What follows belongs to an exercise in optimizing a design on an open flow for small area; a production flow would make more cautious choices.
No functional check of the RTL was part of this run.
No activity file was given, so power comes from the tool's default toggle rates.

### design/flow/constraint.sdc
create_clock -name core_clock -period 6.5 [get_ports {AXI_ACLK}]
set_input_delay 1.3000 -clock core_clock [delete_from_list [all_inputs] [get_ports {AXI_ACLK}]]
set_output_delay 1.3000 -clock core_clock [all_outputs]
set_load 0.01 [all_outputs]
### design/flow/run.sh
#!/bin/bash
# synth_recipe.tcl (not shown) runs the flow's synth.tcl, then flattens the netlist and writes it again
# the make line also repeats each setting of config.mk as NAME=value (left out here)
make -C /OpenROAD-flow-scripts/flow DESIGN_CONFIG=/design/flow/config.mk WORK_HOME=/design/flow/orfs CLKGATE_MAP_FILE= SYNTH_SCRIPT=/design/flow/synth_recipe.tcl finish
### design/flow/design.v
module axi_master_write #(
    parameter AXI_ID_WD   = 2,
    parameter AXI_DATA_WD = 32,
    parameter AXI_ADDR_WD = 32,
    parameter AXI_STRB_WD = 4
)(
    input                      M_AXI_ACLK,
    input                      M_AXI_ARESETN,    
    input                      w_cmd_valid,
    input  [AXI_ADDR_WD-1 : 0] w_cmd_addr,
    input  [AXI_ID_WD-1   : 0] w_cmd_id,
    input  [1 : 0]             w_cmd_burst,
    input  [2 : 0]             w_cmd_size,
    input  [AXI_ADDR_WD-1 : 0] w_cmd_len,
    output                     w_cmd_ready,
    output                     w_cmd_abort,
    output [AXI_ADDR_WD-1 : 0] M_AXI_AWADDR,
    output [AXI_ID_WD-1   : 0] M_AXI_AWID,
    output [1 : 0]             M_AXI_AWBURST,
    output [2 : 0]             M_AXI_AWSIZE,
    output [7 : 0]             M_AXI_AWLEN,
    output                     M_AXI_AWVALID,
    input                      M_AXI_AWREADY,
    output [AXI_DATA_WD-1 : 0] M_AXI_WDATA,
    output                     M_AXI_WLAST,
    output [AXI_STRB_WD-1 : 0] M_AXI_WSTRB,
    output                     M_AXI_WVALID,
    input                      M_AXI_WREADY,
    input  [AXI_ID_WD-1   : 0] M_AXI_BID,
    input  [1 : 0]             M_AXI_BRESP,
    input                      M_AXI_BVALID,
    output                     M_AXI_BREADY
);
localparam IW = AXI_ID_WD,
           DW = AXI_DATA_WD,
           AW = AXI_ADDR_WD,
           SW = AXI_STRB_WD;
localparam FIXED     = 2'b00,
           INCREMENT = 2'b01,
           WRAP      = 2'b10;
localparam ADDRLSB           = $clog2(DW) - 3;
localparam T_LGMAXBURST      = $clog2((4096 << 3) / DW);
localparam LGMAXBURST        = (T_LGMAXBURST < 8) ? T_LGMAXBURST : 8;
localparam LGMAX_FIXED_BURST = (T_LGMAXBURST < 4) ? T_LGMAXBURST : 4;
localparam AWT               = AW - ADDRLSB;
reg w_busy;
reg w_complete_combo;
reg pre_start;
reg start_burst_combo;
reg phantom_start;
reg [AW-1  : 0] awaddr;
reg [IW-1  : 0] awid;
reg [AWT-1 : 0] awlent;
reg [1 : 0]     awburst;
reg [2 : 0]     awsize;
reg aw_incr_burst;
reg aw_full_incr_burst;
reg aw_full_fixed_burst;
reg aw_needs_alignment;
reg            axi_awvalid;
reg [IW-1 : 0] axi_awid;
reg [AW-1 : 0] axi_awaddr;
reg [1 : 0]    axi_awburst;
reg [7 : 0]    axi_awlen;
reg [2 : 0]    axi_awsize;
reg [DW-1 : 0] axi_wdata;
reg [SW-1 : 0] axi_wstrb;
reg            axi_wlast;
reg            axi_wvalid;
reg            axi_bready;
reg [AWT-1 : 0] aw_requests_remaining;
reg [AWT-1 : 0] aw_next_remaining_combo;
reg aw_next_full_incr_burst_remaining_combo;
reg aw_none_incr_burst_remaining;
reg aw_none_incr_burst_remaining_combo;
reg aw_next_full_fixed_burst_remaining_combo;
reg aw_none_fixed_burst_remaining;
reg aw_none_fixed_burst_remaining_combo;
reg [LGMAXBURST-1 : 0] addr_align_combo;
reg [LGMAXBURST   : 0] initial_burst_len_combo;
reg [LGMAXBURST   : 0] wr_max_burst;
reg [LGMAXBURST   : 0] wr_beats_cnt;
reg axi_abort_pending;
wire w_fire     = w_cmd_valid   && w_cmd_ready;
wire awfire     = M_AXI_AWVALID && M_AXI_AWREADY;
wire wfire      = M_AXI_WVALID  && M_AXI_WREADY;
wire bfire      = M_AXI_BVALID  && M_AXI_BREADY;
wire last_wfire = M_AXI_WLAST   && wfire;
wire aw_pending = M_AXI_AWVALID && !M_AXI_AWREADY;
wire w_pending  = M_AXI_WVALID  && !M_AXI_WREADY;
always @(posedge M_AXI_ACLK) begin
    if (!M_AXI_ARESETN) begin
        w_busy <= 1'b0;
    end
    else if (w_fire) begin
        w_busy <= 1'b1;
    end
    else if (w_complete_combo) begin
        w_busy <= 1'b0;
    end
end
always @(posedge M_AXI_ACLK) begin
    if (!w_busy) begin
        pre_start <= 1'b1;
    end
    else begin
        pre_start <= 1'b0;
    end
end
always @(*) begin
    start_burst_combo = !(aw_incr_burst ? aw_none_incr_burst_remaining : aw_none_fixed_burst_remaining);
    if (!w_busy || axi_abort_pending) begin
        start_burst_combo = 1'b0;
    end
    if (axi_awvalid || pre_start) begin
        start_burst_combo = 1'b0;
    end
    if (M_AXI_WVALID && !(M_AXI_WLAST && M_AXI_WREADY)) begin
        start_burst_combo = 1'b0;
    end
end
always @(posedge M_AXI_ACLK) begin
    if (!w_busy) begin
        phantom_start <= 1'b0;
    end
    else begin
        phantom_start <= start_burst_combo;
    end
end
always @(posedge M_AXI_ACLK) begin
    if (!M_AXI_ARESETN) begin
        axi_awvalid <= 1'b0;
    end
    else if (!aw_pending) begin
        axi_awvalid <= start_burst_combo;
    end
end
always @(*) begin
    if (!w_busy) begin
        w_complete_combo = 1'b0;
    end
    else begin
        w_complete_combo = last_wfire && (aw_incr_burst ? aw_none_incr_burst_remaining : aw_none_fixed_burst_remaining);
        if (axi_abort_pending && !axi_wvalid && !axi_awvalid) begin
            w_complete_combo = 1'b1;
        end
    end
end
always @(posedge M_AXI_ACLK) begin
    if (!w_busy) begin
        axi_abort_pending <= 1'b0;
    end
    else if (bfire && M_AXI_BRESP[1]) begin
        axi_abort_pending <= 1'b1;
    end
end
always @(posedge M_AXI_ACLK) begin
    if (!M_AXI_ARESETN) begin
        awburst <= INCREMENT;
        awsize  <= 'b0;
        awlent  <= 'b0;
        awid    <= 'b0;
        awaddr  <= 'b0;
        aw_incr_burst       <= 1'b1;
        aw_full_incr_burst  <= 1'b0;
        aw_full_fixed_burst <= 1'b0; 
    end
    else if (!w_busy) begin 
        awburst <= w_cmd_burst;
        awsize  <= w_cmd_size;
        awlent  <= w_cmd_len[AW-1 : ADDRLSB];
        awid    <= w_cmd_id;
        awaddr  <= w_cmd_addr;
        aw_incr_burst       <= (w_cmd_burst == INCREMENT);
        aw_full_incr_burst  <= |w_cmd_len[AW-1 : (ADDRLSB+LGMAXBURST)];
        aw_full_fixed_burst <= |w_cmd_len[AW-1 : (ADDRLSB+LGMAX_FIXED_BURST)];
    end
end
always @(posedge M_AXI_ACLK) begin
    if (!aw_pending) begin
        axi_awburst <= awburst;
        axi_awid    <= awid;
        axi_awsize  <= awsize;
    end
end
wire [LGMAXBURST : 0] aw_align_sum = {1'b0, w_cmd_addr[(ADDRLSB+LGMAXBURST-1) : ADDRLSB]} + {1'b0, w_cmd_len[(ADDRLSB+LGMAXBURST-1) : ADDRLSB]};
always @(posedge M_AXI_ACLK) begin
    if (!w_busy) begin
        aw_needs_alignment <= 1'b0;
        if (|w_cmd_addr[(ADDRLSB+LGMAXBURST-1) : ADDRLSB]) begin
            if (|w_cmd_len[AW-1 : (LGMAXBURST+ADDRLSB)]) begin
                aw_needs_alignment <= 1'b1;
            end
            else if (aw_align_sum[LGMAXBURST]) begin
                aw_needs_alignment <= 1'b1;
            end
        end
    end
end
always @(*) begin
    addr_align_combo        = 1'b1 + (~awaddr[(ADDRLSB+LGMAXBURST-1) : ADDRLSB]);
    initial_burst_len_combo = (1 << LGMAXBURST);
    if (!aw_incr_burst) begin
        initial_burst_len_combo = (1 << LGMAX_FIXED_BURST);
        if (!aw_full_fixed_burst) begin
            initial_burst_len_combo = {1'b0, awlent[LGMAXBURST-1 : 0]};
        end
    end
    else if (aw_needs_alignment) begin
        initial_burst_len_combo = {1'b0, addr_align_combo};
    end
    else if (!aw_full_incr_burst) begin
        initial_burst_len_combo = {1'b0, awlent[LGMAXBURST-1 : 0]};
    end
end
always @(posedge M_AXI_ACLK) begin
    if (pre_start) begin
        wr_max_burst <= initial_burst_len_combo;
    end
    else if (phantom_start) begin
        if (aw_incr_burst) begin
            if (!aw_next_full_incr_burst_remaining_combo) begin
                wr_max_burst <= {1'b0, aw_next_remaining_combo[7 : 0]};
            end
            else begin
                wr_max_burst <= (1 << LGMAXBURST);
            end
        end
        else begin
            if (!aw_next_full_fixed_burst_remaining_combo) begin
                wr_max_burst <= {4'b0, aw_next_remaining_combo[3 : 0]};
            end
            else begin
                wr_max_burst <= (1 << LGMAX_FIXED_BURST);
            end
        end
    end
end
always @(posedge M_AXI_ACLK) begin
    if (!aw_pending) begin
        axi_awlen <= wr_max_burst - 1'b1;
    end
end
always @(posedge M_AXI_ACLK) begin
    if (pre_start) begin
        aw_requests_remaining         <= awlent;
        aw_none_incr_burst_remaining  <= 1'b0;
        aw_none_fixed_burst_remaining <= 1'b0;
    end
    else if (phantom_start) begin
        aw_requests_remaining         <= aw_next_remaining_combo;
        aw_none_incr_burst_remaining  <= aw_none_incr_burst_remaining_combo;
        aw_none_fixed_burst_remaining <= aw_none_fixed_burst_remaining_combo;
    end
    else if (axi_abort_pending) begin
        aw_requests_remaining         <= 'b0;
        aw_none_incr_burst_remaining  <= 1'b1;
        aw_none_fixed_burst_remaining <= 1'b1;
    end
end
always @(*) begin
    aw_next_remaining_combo                  = aw_requests_remaining - ({(LGMAXBURST+1){phantom_start}} & wr_max_burst);
    aw_next_full_incr_burst_remaining_combo  = |aw_next_remaining_combo[AWT-1 : LGMAXBURST];
    aw_next_full_fixed_burst_remaining_combo = |aw_next_remaining_combo[AWT-1 : LGMAX_FIXED_BURST];
    aw_none_incr_burst_remaining_combo       = !aw_next_full_incr_burst_remaining_combo && !(|aw_next_remaining_combo[LGMAXBURST-1 : 0]);
    aw_none_fixed_burst_remaining_combo      = !aw_next_full_fixed_burst_remaining_combo && !(|aw_next_remaining_combo[LGMAX_FIXED_BURST-1 : 0]);
end
always @(posedge M_AXI_ACLK) begin
    if (!w_busy) begin
        axi_awaddr <= w_cmd_addr;
    end
    else if (awfire) begin
        axi_awaddr[ADDRLSB-1 : 0] <= 'b0;
        if (aw_incr_burst) begin
            axi_awaddr[AW-1 : ADDRLSB] <=axi_awaddr[AW-1 : ADDRLSB] + axi_awlen + 1'b1;
        end
    end
end
always @(posedge M_AXI_ACLK) begin
    if (!M_AXI_ARESETN) begin
        axi_wvalid <= 1'b0;
    end
    else if (!w_pending) begin
        if (last_wfire) begin
            axi_wvalid <= 1'b0;
        end
        if (start_burst_combo) begin
            axi_wvalid <= 1'b1;
        end
    end
end
always @(posedge M_AXI_ACLK) begin
    if (!M_AXI_ARESETN) begin
        wr_beats_cnt  <= 'b0;
    end
    else begin
        case ({phantom_start,  wfire})
            2'b00: begin end
            2'b01: begin
                wr_beats_cnt  <= wr_beats_cnt - 1'b1;
            end
            2'b10: begin
                wr_beats_cnt  <= wr_beats_cnt + wr_max_burst;
            end
            2'b11: begin
                wr_beats_cnt  <= wr_beats_cnt + M_AXI_AWLEN;
            end
        endcase
    end
end
always @(posedge M_AXI_ACLK) begin
    if (!M_AXI_ARESETN) begin
        axi_wdata <= 'b0;
    end
    else if (wfire) begin
        axi_wdata <= axi_wdata + 1'b1;
        if (M_AXI_WLAST) begin
            axi_wdata <= 'b0;
        end
    end
end
always @(posedge M_AXI_ACLK) begin
    if (!w_busy) begin
        axi_wlast <= (awlent == 'b1);
    end
    else if (!w_pending) begin
        if (start_burst_combo) begin
            axi_wlast <= (wr_max_burst == 'b1);
        end
        else if (phantom_start) begin
            axi_wlast <= (M_AXI_AWLEN == 'b1);
        end
        else begin
            axi_wlast <= (wr_beats_cnt == 2);
        end
    end
end
always @(posedge M_AXI_ACLK) begin
    if (!w_pending) begin
        axi_wstrb <= axi_abort_pending ? 'b0 : {SW{1'b1}};
    end
end 
always @(posedge M_AXI_ACLK) begin
    if (!M_AXI_ARESETN) begin
        axi_bready <= 1'b0;
    end 
    else if (last_wfire) begin
        axi_bready <= 1'b1;
    end
    else if (bfire) begin
        axi_bready <= 1'b0;
    end
end
assign w_cmd_ready   = !w_busy && !axi_abort_pending;
assign w_cmd_abort   = axi_abort_pending;
assign M_AXI_AWVALID = axi_awvalid;
assign M_AXI_AWADDR  = axi_awaddr;
assign M_AXI_AWID    = axi_awid;
assign M_AXI_AWBURST = axi_awburst;
assign M_AXI_AWSIZE  = axi_awsize;
assign M_AXI_AWLEN   = axi_awlen;
assign M_AXI_WVALID  = axi_wvalid;
assign M_AXI_WDATA   = axi_wdata;
assign M_AXI_WSTRB   = axi_wstrb;
assign M_AXI_WLAST   = axi_wlast;
assign M_AXI_BREADY  = axi_bready;
endmodule
module axi_master_read #(
    parameter AXI_ID_WD   = 2,
    parameter AXI_DATA_WD = 32,
    parameter AXI_ADDR_WD = 32,
    parameter AXI_STRB_WD = 4
)(
    input                      M_AXI_ACLK,
    input                      M_AXI_ARESETN,    
    input                      r_cmd_valid,
    input  [AXI_ADDR_WD-1 : 0] r_cmd_addr,
    input  [AXI_ID_WD-1   : 0] r_cmd_id,
    input  [1 : 0]             r_cmd_burst,
    input  [2 : 0]             r_cmd_size,
    input  [AXI_ADDR_WD-1 : 0] r_cmd_len,
    output                     r_cmd_ready,
    output                     r_cmd_abort,
    output [AXI_ADDR_WD-1 : 0] M_AXI_ARADDR,
    output [AXI_ID_WD-1   : 0] M_AXI_ARID,
    output [1 : 0]             M_AXI_ARBURST,
    output [2 : 0]             M_AXI_ARSIZE,
    output [7 : 0]             M_AXI_ARLEN,
    output                     M_AXI_ARVALID,
    input                      M_AXI_ARREADY,
    input  [AXI_DATA_WD-1 : 0] M_AXI_RDATA,
    input                      M_AXI_RLAST,
    input  [AXI_ID_WD-1   : 0] M_AXI_RID,
    input  [1 : 0]             M_AXI_RRESP,
    input                      M_AXI_RVALID,
    output                     M_AXI_RREADY
);
localparam IW = AXI_ID_WD,
           DW = AXI_DATA_WD,
           AW = AXI_ADDR_WD,
           SW = AXI_STRB_WD;
localparam FIXED     = 2'b00,
           INCREMENT = 2'b01,
           WRAP      = 2'b10;
localparam ADDRLSB           = $clog2(DW) - 3;
localparam T_LGMAXBURST      = $clog2((4096 << 3) / DW);
localparam LGMAXBURST        = (T_LGMAXBURST < 8) ? T_LGMAXBURST : 8;
localparam LGMAX_FIXED_BURST = (T_LGMAXBURST < 4) ? T_LGMAXBURST : 4;
localparam AWT               = AW - ADDRLSB;
reg r_busy;
reg r_complete_combo;
reg pre_start;
reg start_burst_combo;
reg phantom_start;
reg [AW-1  : 0] araddr;
reg [IW-1  : 0] arid;
reg [AWT-1 : 0] arlent;
reg [1 : 0]     arburst;
reg [2 : 0]     arsize;
reg ar_incr_burst;
reg ar_full_incr_burst;
reg ar_full_fixed_burst;
reg ar_needs_alignment;
reg            axi_arvalid;
reg [IW-1 : 0] axi_arid;
reg [AW-1 : 0] axi_araddr;
reg [1 : 0]    axi_arburst;
reg [7 : 0]    axi_arlen;
reg [2 : 0]    axi_arsize;
reg            axi_rready;
reg [AWT-1 : 0] ar_requests_remaining;
reg [AWT-1 : 0] ar_next_remaining_combo;
reg ar_next_full_incr_burst_remaining_combo;
reg ar_none_incr_burst_remaining;
reg ar_none_incr_burst_remaining_combo;
reg ar_next_full_fixed_burst_remaining_combo;
reg ar_none_fixed_burst_remaining;
reg ar_none_fixed_burst_remaining_combo;
reg [LGMAXBURST-1 : 0] addr_align_combo;
reg [LGMAXBURST   : 0] initial_burst_len_combo;
reg [LGMAXBURST   : 0] rd_max_burst;
reg [9 : 0] ar_burst_outstanding;
reg         ar_last_outstanding;
reg axi_abort_pending;
wire r_fire     = r_cmd_valid   && r_cmd_ready;
wire arfire     = M_AXI_ARVALID && M_AXI_ARREADY;
wire rfire      = M_AXI_RVALID  && M_AXI_RREADY;
wire last_rfire = M_AXI_RLAST   && rfire;
wire ar_pending = M_AXI_ARVALID && !M_AXI_ARREADY;
always @(posedge M_AXI_ACLK) begin
    if (!M_AXI_ARESETN) begin
        r_busy <= 1'b0;
    end
    else if (r_fire) begin
        r_busy <= 1'b1;
    end
    else if (r_complete_combo) begin
        r_busy <= 1'b0;
    end
end
always @(posedge M_AXI_ACLK) begin
    if (!r_busy) begin
        pre_start <= 1'b1;
    end
    else begin
        pre_start <= 1'b0;
    end
end
always @(*) begin
    start_burst_combo = !(ar_incr_burst ? ar_none_incr_burst_remaining : ar_none_fixed_burst_remaining);
    if (!r_busy || axi_abort_pending) begin
        start_burst_combo = 1'b0;
    end
    if (axi_arvalid || pre_start) begin
        start_burst_combo = 1'b0;
    end
end
always @(posedge M_AXI_ACLK) begin
    if (!r_busy) begin
        phantom_start <= 1'b0;
    end
    else begin
        phantom_start <= start_burst_combo;
    end
end
always @(posedge M_AXI_ACLK) begin
    if (!M_AXI_ARESETN) begin
        axi_arvalid <= 1'b0;
    end
    else if (!ar_pending) begin
        axi_arvalid <= start_burst_combo;
    end
end
always @(*) begin
    if (!r_busy) begin
        r_complete_combo = 1'b0;
    end
    else begin
        r_complete_combo = !pre_start && !phantom_start
                        && (ar_incr_burst ? ar_none_incr_burst_remaining : ar_none_fixed_burst_remaining)
                        && ((ar_burst_outstanding == 'b0) || (last_rfire && ar_last_outstanding));
    end
end
always @(posedge M_AXI_ACLK) begin
    if (!M_AXI_ARESETN) begin
        ar_burst_outstanding <= 'b0;
        ar_last_outstanding  <= 1'b0;
    end
    else begin
        if (phantom_start && !last_rfire) begin
            ar_burst_outstanding <= ar_burst_outstanding + 1'b1;
            ar_last_outstanding  <= (ar_burst_outstanding == 1'b0);
        end
        if (last_rfire && !phantom_start) begin
            ar_burst_outstanding <= ar_burst_outstanding - 1'b1;
            ar_last_outstanding  <= (ar_burst_outstanding == 'd2);
        end
    end
end
always @(posedge M_AXI_ACLK) begin
    if (!r_busy) begin
        axi_abort_pending <= 1'b0;
    end
    else if (rfire && M_AXI_RRESP[1]) begin
        axi_abort_pending <= 1'b1;
    end
end
always @(posedge M_AXI_ACLK) begin
    if (!M_AXI_ARESETN) begin
        arburst <= INCREMENT;
        arsize  <= 'b0;
        arlent  <= 'b0;
        arid    <= 'b0;
        araddr  <= 'b0;
        ar_incr_burst       <= 1'b1;
        ar_full_incr_burst  <= 1'b0;
        ar_full_fixed_burst <= 1'b0; 
    end
    else if (!r_busy) begin 
        arburst <= r_cmd_burst;
        arsize  <= r_cmd_size;
        arlent  <= r_cmd_len[AW-1 : ADDRLSB];
        arid    <= r_cmd_id;
        araddr  <= r_cmd_addr;
        ar_incr_burst       <= (r_cmd_burst == INCREMENT);
        ar_full_incr_burst  <= |r_cmd_len[AW-1 : (ADDRLSB+LGMAXBURST)];
        ar_full_fixed_burst <= |r_cmd_len[AW-1 : (ADDRLSB+LGMAX_FIXED_BURST)];
    end
end
always @(posedge M_AXI_ACLK) begin
    if (!ar_pending) begin
        axi_arburst <= arburst;
        axi_arid    <= arid;
        axi_arsize  <= arsize;
    end
end
wire [LGMAXBURST : 0] ar_align_sum = {1'b0, r_cmd_addr[(ADDRLSB+LGMAXBURST-1) : ADDRLSB]} + {1'b0, r_cmd_len[(ADDRLSB+LGMAXBURST-1) : ADDRLSB]};
always @(posedge M_AXI_ACLK) begin
    if (!r_busy) begin
        ar_needs_alignment <= 1'b0;
        if (|r_cmd_addr[(ADDRLSB+LGMAXBURST-1) : ADDRLSB]) begin
            if (|r_cmd_len[AW-1 : (LGMAXBURST+ADDRLSB)]) begin
                ar_needs_alignment <= 1'b1;
            end
            else if (ar_align_sum[LGMAXBURST]) begin
                ar_needs_alignment <= 1'b1;
            end
        end
    end
end
always @(*) begin
    addr_align_combo        = 1'b1 + (~araddr[(ADDRLSB+LGMAXBURST-1) : ADDRLSB]);
    initial_burst_len_combo = (1 << LGMAXBURST);
    if (!ar_incr_burst) begin
        initial_burst_len_combo = (1 << LGMAX_FIXED_BURST);
        if (!ar_full_fixed_burst) begin
            initial_burst_len_combo = {1'b0, arlent[LGMAXBURST-1 : 0]};
        end
    end
    else if (ar_needs_alignment) begin
        initial_burst_len_combo = {1'b0, addr_align_combo};
    end
    else if (!ar_full_incr_burst) begin
        initial_burst_len_combo = {1'b0, arlent[LGMAXBURST-1 : 0]};
    end
end
always @(posedge M_AXI_ACLK) begin
    if (pre_start) begin
        rd_max_burst <= initial_burst_len_combo;
    end
    else if (phantom_start) begin
        if (ar_incr_burst) begin
            if (!ar_next_full_incr_burst_remaining_combo) begin
                rd_max_burst <= {1'b0, ar_next_remaining_combo[7 : 0]};
            end
            else begin
                rd_max_burst <= (1 << LGMAXBURST);
            end
        end
        else begin
            if (!ar_next_full_fixed_burst_remaining_combo) begin
                rd_max_burst <= {4'b0, ar_next_remaining_combo[3 : 0]};
            end
            else begin
                rd_max_burst <= (1 << LGMAX_FIXED_BURST);
            end
        end
    end
end
always @(posedge M_AXI_ACLK) begin
    if (!ar_pending) begin
        axi_arlen <= rd_max_burst - 1'b1;
    end
end
always @(posedge M_AXI_ACLK) begin
    if (pre_start) begin
        ar_requests_remaining         <= arlent;
        ar_none_incr_burst_remaining  <= 1'b0;
        ar_none_fixed_burst_remaining <= 1'b0;
    end
    else if (phantom_start) begin
        ar_requests_remaining         <= ar_next_remaining_combo;
        ar_none_incr_burst_remaining  <= ar_none_incr_burst_remaining_combo;
        ar_none_fixed_burst_remaining <= ar_none_fixed_burst_remaining_combo;
    end
    else if (axi_abort_pending) begin
        ar_requests_remaining         <= 'b0;
        ar_none_incr_burst_remaining  <= 1'b1;
        ar_none_fixed_burst_remaining <= 1'b1;
    end
end
always @(*) begin
    ar_next_remaining_combo                  = ar_requests_remaining - ({(LGMAXBURST+1){phantom_start}} & rd_max_burst);
    ar_next_full_incr_burst_remaining_combo  = |ar_next_remaining_combo[AWT-1 : LGMAXBURST];
    ar_next_full_fixed_burst_remaining_combo = |ar_next_remaining_combo[AWT-1 : LGMAX_FIXED_BURST];
    ar_none_incr_burst_remaining_combo       = !ar_next_full_incr_burst_remaining_combo && !(|ar_next_remaining_combo[LGMAXBURST-1 : 0]);
    ar_none_fixed_burst_remaining_combo      = !ar_next_full_fixed_burst_remaining_combo && !(|ar_next_remaining_combo[LGMAX_FIXED_BURST-1 : 0]);
end
always @(posedge M_AXI_ACLK) begin
    if (!r_busy) begin
        axi_araddr <= r_cmd_addr;
    end
    else if (arfire) begin
        axi_araddr[ADDRLSB-1 : 0] <= 'b0;
        if (ar_incr_burst) begin
            axi_araddr[AW-1 : ADDRLSB] <=axi_araddr[AW-1 : ADDRLSB] + axi_arlen + 1'b1;
        end
    end
end
always @(posedge M_AXI_ACLK) begin
    if (!M_AXI_ARESETN) begin
        axi_rready <= 1'b0;
    end 
    else if (arfire) begin
        axi_rready <= 1'b1;
    end
    else if (r_complete_combo) begin
        axi_rready <= 1'b0;
    end
end
assign r_cmd_ready   = !r_busy && !axi_abort_pending;
assign r_cmd_abort   = axi_abort_pending;
assign M_AXI_ARVALID = axi_arvalid;
assign M_AXI_ARADDR  = axi_araddr;
assign M_AXI_ARID    = axi_arid;
assign M_AXI_ARBURST = axi_arburst;
assign M_AXI_ARSIZE  = axi_arsize;
assign M_AXI_ARLEN   = axi_arlen;
assign M_AXI_RREADY  = axi_rready;
endmodule
module DMAC #(
    parameter AXI_ID_WD   = 2,
    parameter AXI_DATA_WD = 32,
    parameter AXI_ADDR_WD = 32,
    parameter AXI_STRB_WD = 4
)(
    input                      AXI_ACLK,
    input                      AXI_ARESETN,    
    input                      cmd_valid,
    input  [AXI_ADDR_WD-1 : 0] cmd_addr,
    input  [AXI_ID_WD-1   : 0] cmd_id,
    input  [1 : 0]             cmd_burst,
    input  [2 : 0]             cmd_size,
    input  [AXI_ADDR_WD-1 : 0] cmd_len,
    output                     cmd_ready,
    output                     cmd_abort,
    output [AXI_ADDR_WD-1 : 0] AXI_AWADDR,
    output [AXI_ID_WD-1   : 0] AXI_AWID,
    output [1 : 0]             AXI_AWBURST,
    output [2 : 0]             AXI_AWSIZE,
    output [7 : 0]             AXI_AWLEN,
    output                     AXI_AWVALID,
    input                      AXI_AWREADY,
    output [AXI_DATA_WD-1 : 0] AXI_WDATA,
    output [AXI_STRB_WD-1 : 0] AXI_WSTRB,
    output                     AXI_WLAST,
    output                     AXI_WVALID,
    input                      AXI_WREADY,
    input  [AXI_ID_WD-1   : 0] AXI_BID,
    input  [1 : 0]             AXI_BRESP,
    input                      AXI_BVALID,
    output                     AXI_BREADY,
    output [AXI_ADDR_WD-1 : 0] AXI_ARADDR,
    output [AXI_ID_WD-1   : 0] AXI_ARID,
    output [1 : 0]             AXI_ARBURST,
    output [2 : 0]             AXI_ARSIZE,
    output [7 : 0]             AXI_ARLEN,
    output                     AXI_ARVALID,
    input                      AXI_ARREADY,
    input  [AXI_DATA_WD-1 : 0] AXI_RDATA,
    input                      AXI_RLAST,
    input  [AXI_ID_WD-1   : 0] AXI_RID,
    input  [1 : 0]             AXI_RRESP,
    input                      AXI_RVALID,
    output                     AXI_RREADY
);
wire w_cmd_ready, r_cmd_ready;
wire w_cmd_abort, r_cmd_abort;
assign cmd_ready = w_cmd_ready && r_cmd_ready;
assign cmd_abort = w_cmd_abort || r_cmd_abort;
wire cmd_valid_both = cmd_valid && cmd_ready;
axi_master_write #(
    .AXI_ID_WD(AXI_ID_WD),
    .AXI_DATA_WD(AXI_DATA_WD),
    .AXI_ADDR_WD(AXI_ADDR_WD),
    .AXI_STRB_WD(AXI_STRB_WD)
) axi_master_write(
    .M_AXI_ACLK(AXI_ACLK),
    .M_AXI_ARESETN(AXI_ARESETN),    
    .w_cmd_valid(cmd_valid_both),
    .w_cmd_addr(cmd_addr),
    .w_cmd_id(cmd_id),
    .w_cmd_burst(cmd_burst),
    .w_cmd_size(cmd_size),
    .w_cmd_len(cmd_len),
    .w_cmd_ready(w_cmd_ready),
    .w_cmd_abort(w_cmd_abort),
    .M_AXI_AWADDR(AXI_AWADDR),
    .M_AXI_AWID(AXI_AWID),
    .M_AXI_AWBURST(AXI_AWBURST),
    .M_AXI_AWSIZE(AXI_AWSIZE),
    .M_AXI_AWLEN(AXI_AWLEN),
    .M_AXI_AWVALID(AXI_AWVALID),
    .M_AXI_AWREADY(AXI_AWREADY),
    .M_AXI_WDATA(AXI_WDATA),
    .M_AXI_WLAST(AXI_WLAST),
    .M_AXI_WSTRB(AXI_WSTRB),
    .M_AXI_WVALID(AXI_WVALID),
    .M_AXI_WREADY(AXI_WREADY),
    .M_AXI_BID(AXI_BID),
    .M_AXI_BRESP(AXI_BRESP),
    .M_AXI_BVALID(AXI_BVALID),
    .M_AXI_BREADY(AXI_BREADY)
);
axi_master_read #(
    .AXI_ID_WD(AXI_ID_WD),
    .AXI_DATA_WD(AXI_DATA_WD),
    .AXI_ADDR_WD(AXI_ADDR_WD),
    .AXI_STRB_WD(AXI_STRB_WD)
) axi_master_read(
    .M_AXI_ACLK(AXI_ACLK),
    .M_AXI_ARESETN(AXI_ARESETN),    
    .r_cmd_valid(cmd_valid_both),
    .r_cmd_addr(cmd_addr),
    .r_cmd_id(cmd_id),
    .r_cmd_burst(cmd_burst),
    .r_cmd_size(cmd_size),
    .r_cmd_len(cmd_len),
    .r_cmd_ready(r_cmd_ready),
    .r_cmd_abort(r_cmd_abort),
    .M_AXI_ARADDR(AXI_ARADDR),
    .M_AXI_ARID(AXI_ARID),
    .M_AXI_ARBURST(AXI_ARBURST),
    .M_AXI_ARSIZE(AXI_ARSIZE),
    .M_AXI_ARLEN(AXI_ARLEN),
    .M_AXI_ARVALID(AXI_ARVALID),
    .M_AXI_ARREADY(AXI_ARREADY),
    .M_AXI_RDATA(AXI_RDATA),
    .M_AXI_RLAST(AXI_RLAST),
    .M_AXI_RVALID(AXI_RVALID),
    .M_AXI_RREADY(AXI_RREADY),
    .M_AXI_RID(AXI_RID),
    .M_AXI_RRESP(AXI_RRESP)
);
endmodule
### design/flow/config.mk
export PLATFORM = sky130hd
export DESIGN_NAME = DMAC
export DESIGN_NICKNAME = DMAC
export VERILOG_FILES = /design/flow/design.v
export SDC_FILE = /design/flow/constraint.sdc
export NUM_CORES = 4
export LEC_CHECK = 0
export CAP_MARGIN = 20
export CORE_MARGIN = 2
export CORE_UTILIZATION = 40
export SLEW_MARGIN = 20
==> results.json <==
{
  "synth_area_mm2": 0.0182,
  "synth_edf_count": 176,
  "max_freq_ghz": 0.216,
  "gp_congestion": 0.870,
  "power.density_mw_per_mm2": 311,
  "cp_cell_sequence": "clkdlybuf4s50_1, and2_1, o211ai_1, ha_1, fa_1, a21o_1, a21oi_1, nor2b_1, o21a_1, o41ai_1, a211oi_1, a311oi_1, xnor2_1, and2_1",
  "insertion_delay_ns": 0.56,
  "fill_cells": 4245,
  "grt_first_pass_wirelength_mm": 80.0,
  "cts_root_buffer": "clkbuf_16",
  "ioPinCount": 258,
  "via_per_inst": 5.41,
  "drc": 0,
  "numCtsBuffers": 39,
  "worstSetupPathType": "in -> reg",
  "syn_inst": 1865,
  "synth-seq-area-share_pct": 47.3,
  "critical_path_arrival_ns": 5.07,
  "drive_gt1_share_pct": 4.61,
  "grt_max_degree": 81,
  "mappedNetlistNets": 2055,
  "cts_resized": 0,
  "cts_sinks": 341,
  "firstDrtPassIters": 7,
  "cap_violations": 0,
  "antenna_left": 0,
  "setup_viol": 0,
  "crit_slowest_cell": "and2_1",
  "antenna_found_initial": 4,
  "first_global_vias": 14100,
  "hold_viol_final": 0,
  "synth_ff_type": "edfxtp_1",
  "power_w": 0.00688,
  "grt_usage_pct": 21.6,
  "fin_crit_ns": 4.62,
  "ys_ff_latch": 341,
  "peakVddDrop_v": 0.000169,
  "synth.distinct_cells": 71,
  "port_buffers": 217,
  "worstMarginPinSlew_ns": 1.20,
  "worst-path-max-fanout": 22,
  "cts_htree_levels": 2,
  "die_w_um": 217,
  "syn_area_per_cell_um2": 9.74,
  "routed_wl_mm": 51.5,
  "area_growth_pct": 21.9,
  "fin_crit_sh_pct": 71.1,
  "clk_pin_slew_ns": 0.06,
  "required_ns": 6.95,
  "yosysWarnings": 2,
  "hp-class": "reg -> reg",
  "hold_buffers": 0,
  "die_h_um": 217,
  "post_cts_buffers": 0,
  "cts_tree": "yes",
  "slew_headroom_pct": 19.3,
  "async_flop_share_pct": 0,
  "worst_path_largest_cell_delay_ns": 0.61,
  "finalMaxSlewViolations": 0,
  "final_nets": 2246,
  "vias": 14500,
  "grt_overflow": 0,
  "post-dp-hpwl_mm": 37.1,
  "start_util_pct": 40.3,
  "fin_setup_tns_ns": 0,
  "dr.first_iter.drc_count": 1283,
  "cts_buffer_depth": 3,
  "crit_path_frequent_cell": "and2_1",
  "end_kind": "flop",
  "rsz0062_at_grt": "no",
  "finClkSkew_ns": 0.0291,
  "wl_per_cell_um": 19.2,
  "status": "complete, no violations",
  "cp-start-kind": "input pin",
  "dieArea_mm2": 0.0471,
  "total_leakage_power_nw": 8.24
}
[final timing paths]
| kind | startpoint | endpoint | slack, ns | cells past startpoint |
|---|---|---|---|---|
| hold / removal | axi_master_write.awsize[0] | axi_master_write.axi_awsize[0] | 0.43 | 0 |
| setup / recovery | AXI_WREADY | axi_master_write.wr_beats_cnt[8] | 1.88 | 14 |
| hold reg to reg | axi_master_write.awsize[0] | axi_master_write.axi_awsize[0] | 0.43 | 0 |
| setup reg to reg | axi_master_write.phantom_start | axi_master_write.wr_max_burst[0] | 1.91 | 13 |
[where the power goes]
part / internal [W] / leakage, nW / total [W] / switching, W
sequential: 0.00260 / 3.22 / 0.00289 / 0.000294
clock: 0.00130 / 0.625 / 0.00221 / 0.000912
combinational: 0.000818 / 4.39 / 0.00178 / 0.000959
total: 0.00472 / 8.24 / 0.00688 / 0.00217
[worst max-delay path: cells and delay by family]
family          cells  cell delay, ns
xor+xnor            1            0.09
simple gates        3            0.84
fa+ha+maj           2            0.69
buf+inv             1            0.53
compound gates      7            1.62
[stage by stage]
stage	area (um2)	instances	util [%]	hold WS [ns]	setup WS, ns
after floorplan	18200	1865	-	0.408	2.07
after global placement	20900	2615	46.3	0.412	1.34
after detailed placement	20900	2615	46.3	0.420	1.31
after CTS	22100	2684	49.1	0.434	1.89
after global routing	22100	2684	49.1	0.444	1.48
final	22100	2685	49.1	0.432	1.88
[cell usage in the layout (no fill, tap or decap), types with 25 or more instances in the layout]
master and n:
xor2_1 83, nor3_1 38, a21boi_0 30, and2_1 25
nor2b_1 100, mux2i_1 86, o21ai_0 101, inv_1 61
edfxtp_1 176, nor4_1 33, xnor2_1 84, clkdlybuf4s50_1 216
nor2_1 142, nand2_1 206, clkbuf_16 43, dfxtp_1 163
ha_1 64, a21oi_1 91, nand3_1 50
[per-layer routing]
metal  vias to the layer above  wire length [um]  track usage, %  part of all wire (%)
li1                       7025                 -               -                     -
met1                      6961             23000            28.7                    45
met2                       443             23700            35.2                    46
met3                        91              3110            4.49                   6.0
met4                         6              1560            7.01                   3.0
met5                         -                45               0                 0.087
[registers in the layout (all words and copies together) (netlist names), 3 cells and up]
signal                                  cells
axi_master_read.axi_araddr                 32
axi_master_write.axi_awaddr                32
axi_master_write.axi_wdata                 32
axi_master_read.ar_requests_remaining      30
axi_master_read.arlent                     30
axi_master_write.aw_requests_remaining     30
axi_master_write.awlent                    30
axi_master_read.ar_burst_outstanding       10
axi_master_read.rd_max_burst                9
axi_master_write.wr_beats_cnt               9
axi_master_write.wr_max_burst               9
axi_master_read.araddr                      8
axi_master_read.axi_arlen                   8
axi_master_write.awaddr                     8
axi_master_write.axi_awlen                  8
axi_master_read.arsize                      3
axi_master_read.axi_arsize                  3
axi_master_write.awsize                     3
axi_master_write.axi_awsize                 3
[cell usage after synthesis (all sizes together) (4+ instances only)]
cell type	instances	area, um2
nand2	207	777
edfxtp	176	5290
dfxtp	165	3300
nor2	142	533
o21ai	105	526
nor2b	100	626
a21oi	91	455
mux2i	86	861
xnor2	84	736
xor2	83	727
ha	64	801
inv	61	229
clkbuf	60	225
nand3	51	255
nor3	38	190
nor4	33	206
a21boi	31	233
and2	25	156
nand2b	23	144
nand4	21	131
and3	19	119
buf	15	67.6
a21o	14	105
o211ai	14	110
a22oi	13	97.6
o22ai	12	75.1
and4	9	78.8
or3	9	56.3
a22o	8	70.1
o21a	8	60.1
a211oi	7	52.6
o31ai	7	52.6
or2	7	43.8
or4	7	56.3
fa	6	120
mux2	5	56.3
nand3b	5	37.5
nor4b	5	50.0
o21bai	5	37.5
a31o	4	35.0
nor3b	4	30.0
[area by class of cell]
type                            instances  area [um2]  area share (%)
Multi-Input combinational cell       1388        9060            40.9
Sequential cell                       341        8600            38.8
Timing Repair Buffer                  225        2230            10.1
Clock buffer                           59        1190            5.36
Tap cell                              600         751            3.39
Inverter                               61         229            1.03
Clock inverter                         10        78.8           0.356
Antenna cell                            1        2.50          0.0113
[logic make-up (layout without fill, tap and decap cells)]
| family | after synthesis | count (layout) | share of synthesized area, % |
|---|---|---|---|
| xor+xnor | 167 | 167 | 8.05 |
| buf+inv | 136 | 355 | 2.87 |
| mux | 91 | 91 | 5.05 |
| compound gates | 349 | 349 | 12.1 |
| fa+ha+maj | 70 | 70 | 5.07 |
| other cells | 0 | 1 | 0 |
| flops | 341 | 341 | 47.3 |
| simple gates | 711 | 711 | 19.6 |
placement_by_type.png
Scale bar: 50 um.
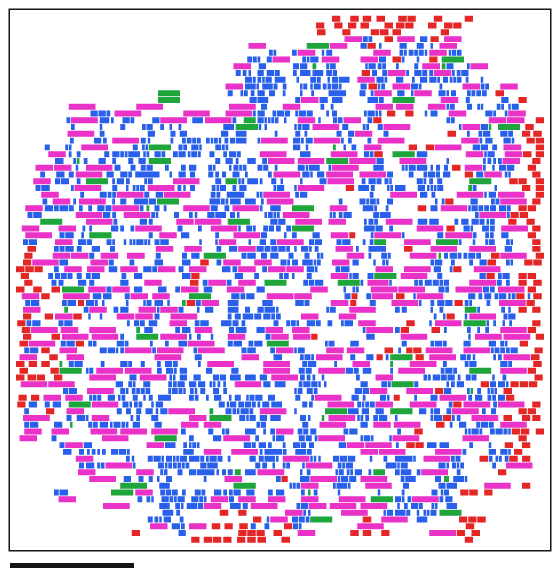
[sequential cells] magenta | cells: 341 | share of their area: 40%
[remaining buffers and delay cells] red | cells: 225 | share of their area: 10%
[combinational and other logic] blue | cells: 1449 | share of their area: 43%
[clock drivers and dummy loads] green | cells: 69 | share of their area: 5.9%
std cell rows: 78
sequential share of cell area: 38.8%
core area: 0.0451 mm2

detail.png
Region (148, 148) to (178, 178) um. Cells in grey, sequential cells in the stronger grey; small squares are vias.
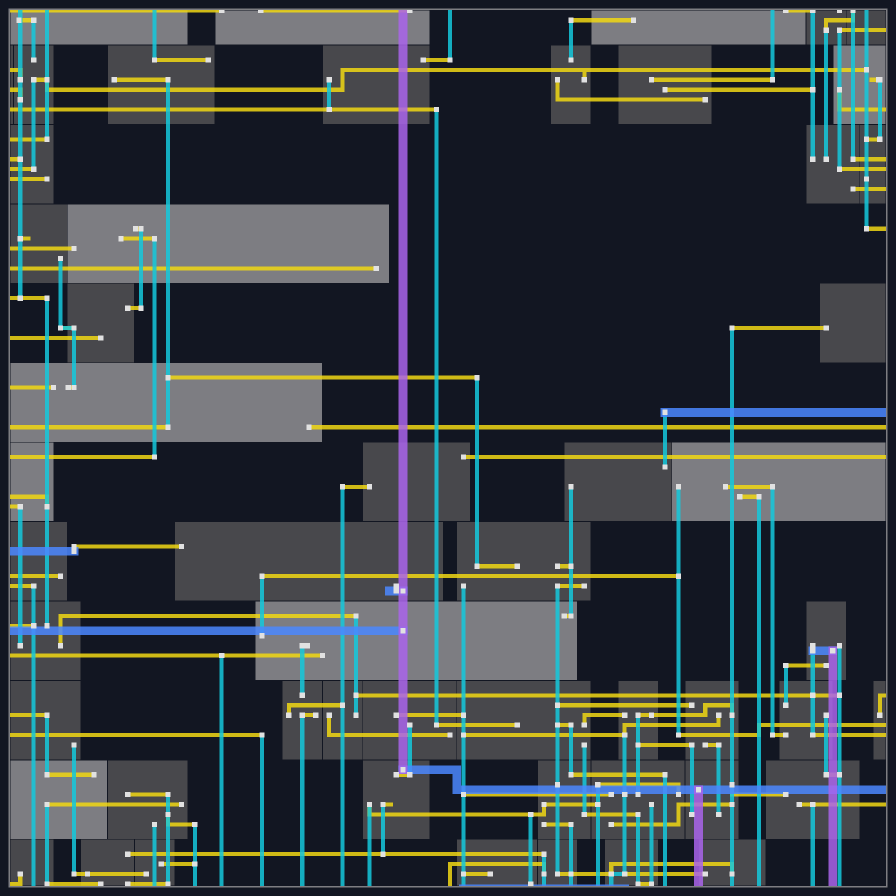
[metal 4] purple
[metal 2] cyan
[metal 1] yellow
[metal 3] blue
cells with their middle in the window: 41
netlist names of flops here include: axi_master_write.axi_awaddr (2)
sequential cells in the window: 4
most frequent: clkdlybuf4s50_1 (6), nor2_1 (4), edfxtp_1 (4)

layer_met3.png
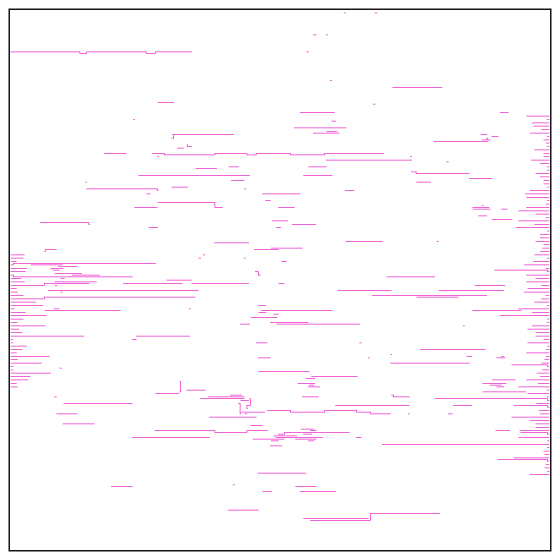
main direction: horizontal
longest straight run: 66.9 um
share of all routed wire: 6.1%
nets with wire on the layer: 252

congestion.png
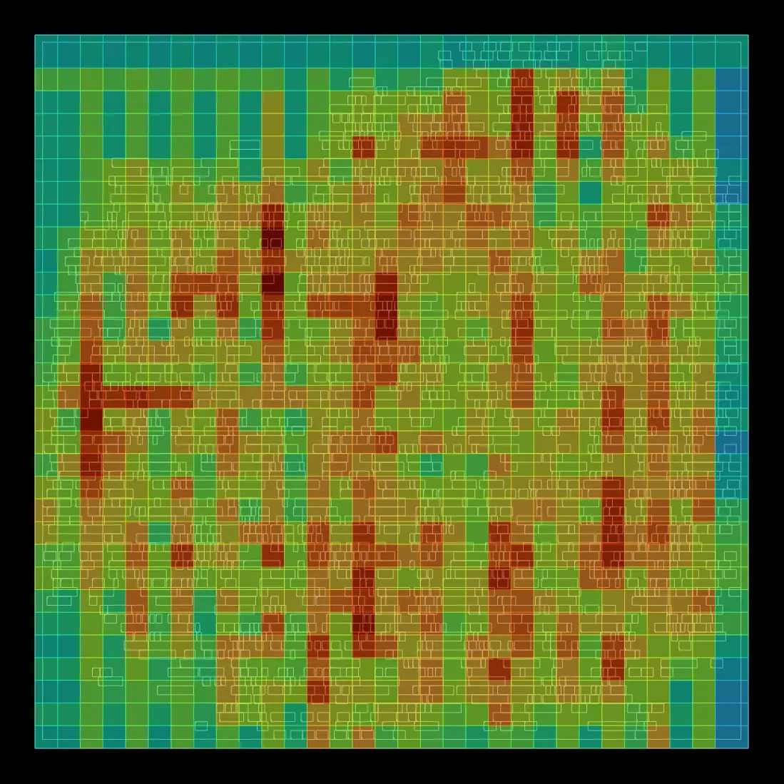
final design utilization: 49.1%
GRT busiest layer: met2

-- separate check: timing with driven ports --
The results above use ideal ports. As a check the final layout listed here was re-extracted and re-timed, cells and wires unchanged. Step 1 sets driving cells, clkbuf_16 on the clock port and buf_2 on the other inputs (assumed; they add their load-dependent delay and slew). Step 2 times the ports against the registers' clock, not the clock port: input delays grow and output delays shrink by t, the midpoint of the rising clock arrivals with the driver on. a / b / c = ideal ports / drivers / drivers and shift; a / b = the first two.
t, ns: 0.600
setup slack, ns: 1.879 / 1.869 / 1.269
worst hold slack (ns): 0.432 / 0.432 / 0.432
After both steps setup and hold are still met in this run. For this run, drivers alone change the setup slack by -0.010 ns; drivers and shift together by -0.610 ns.
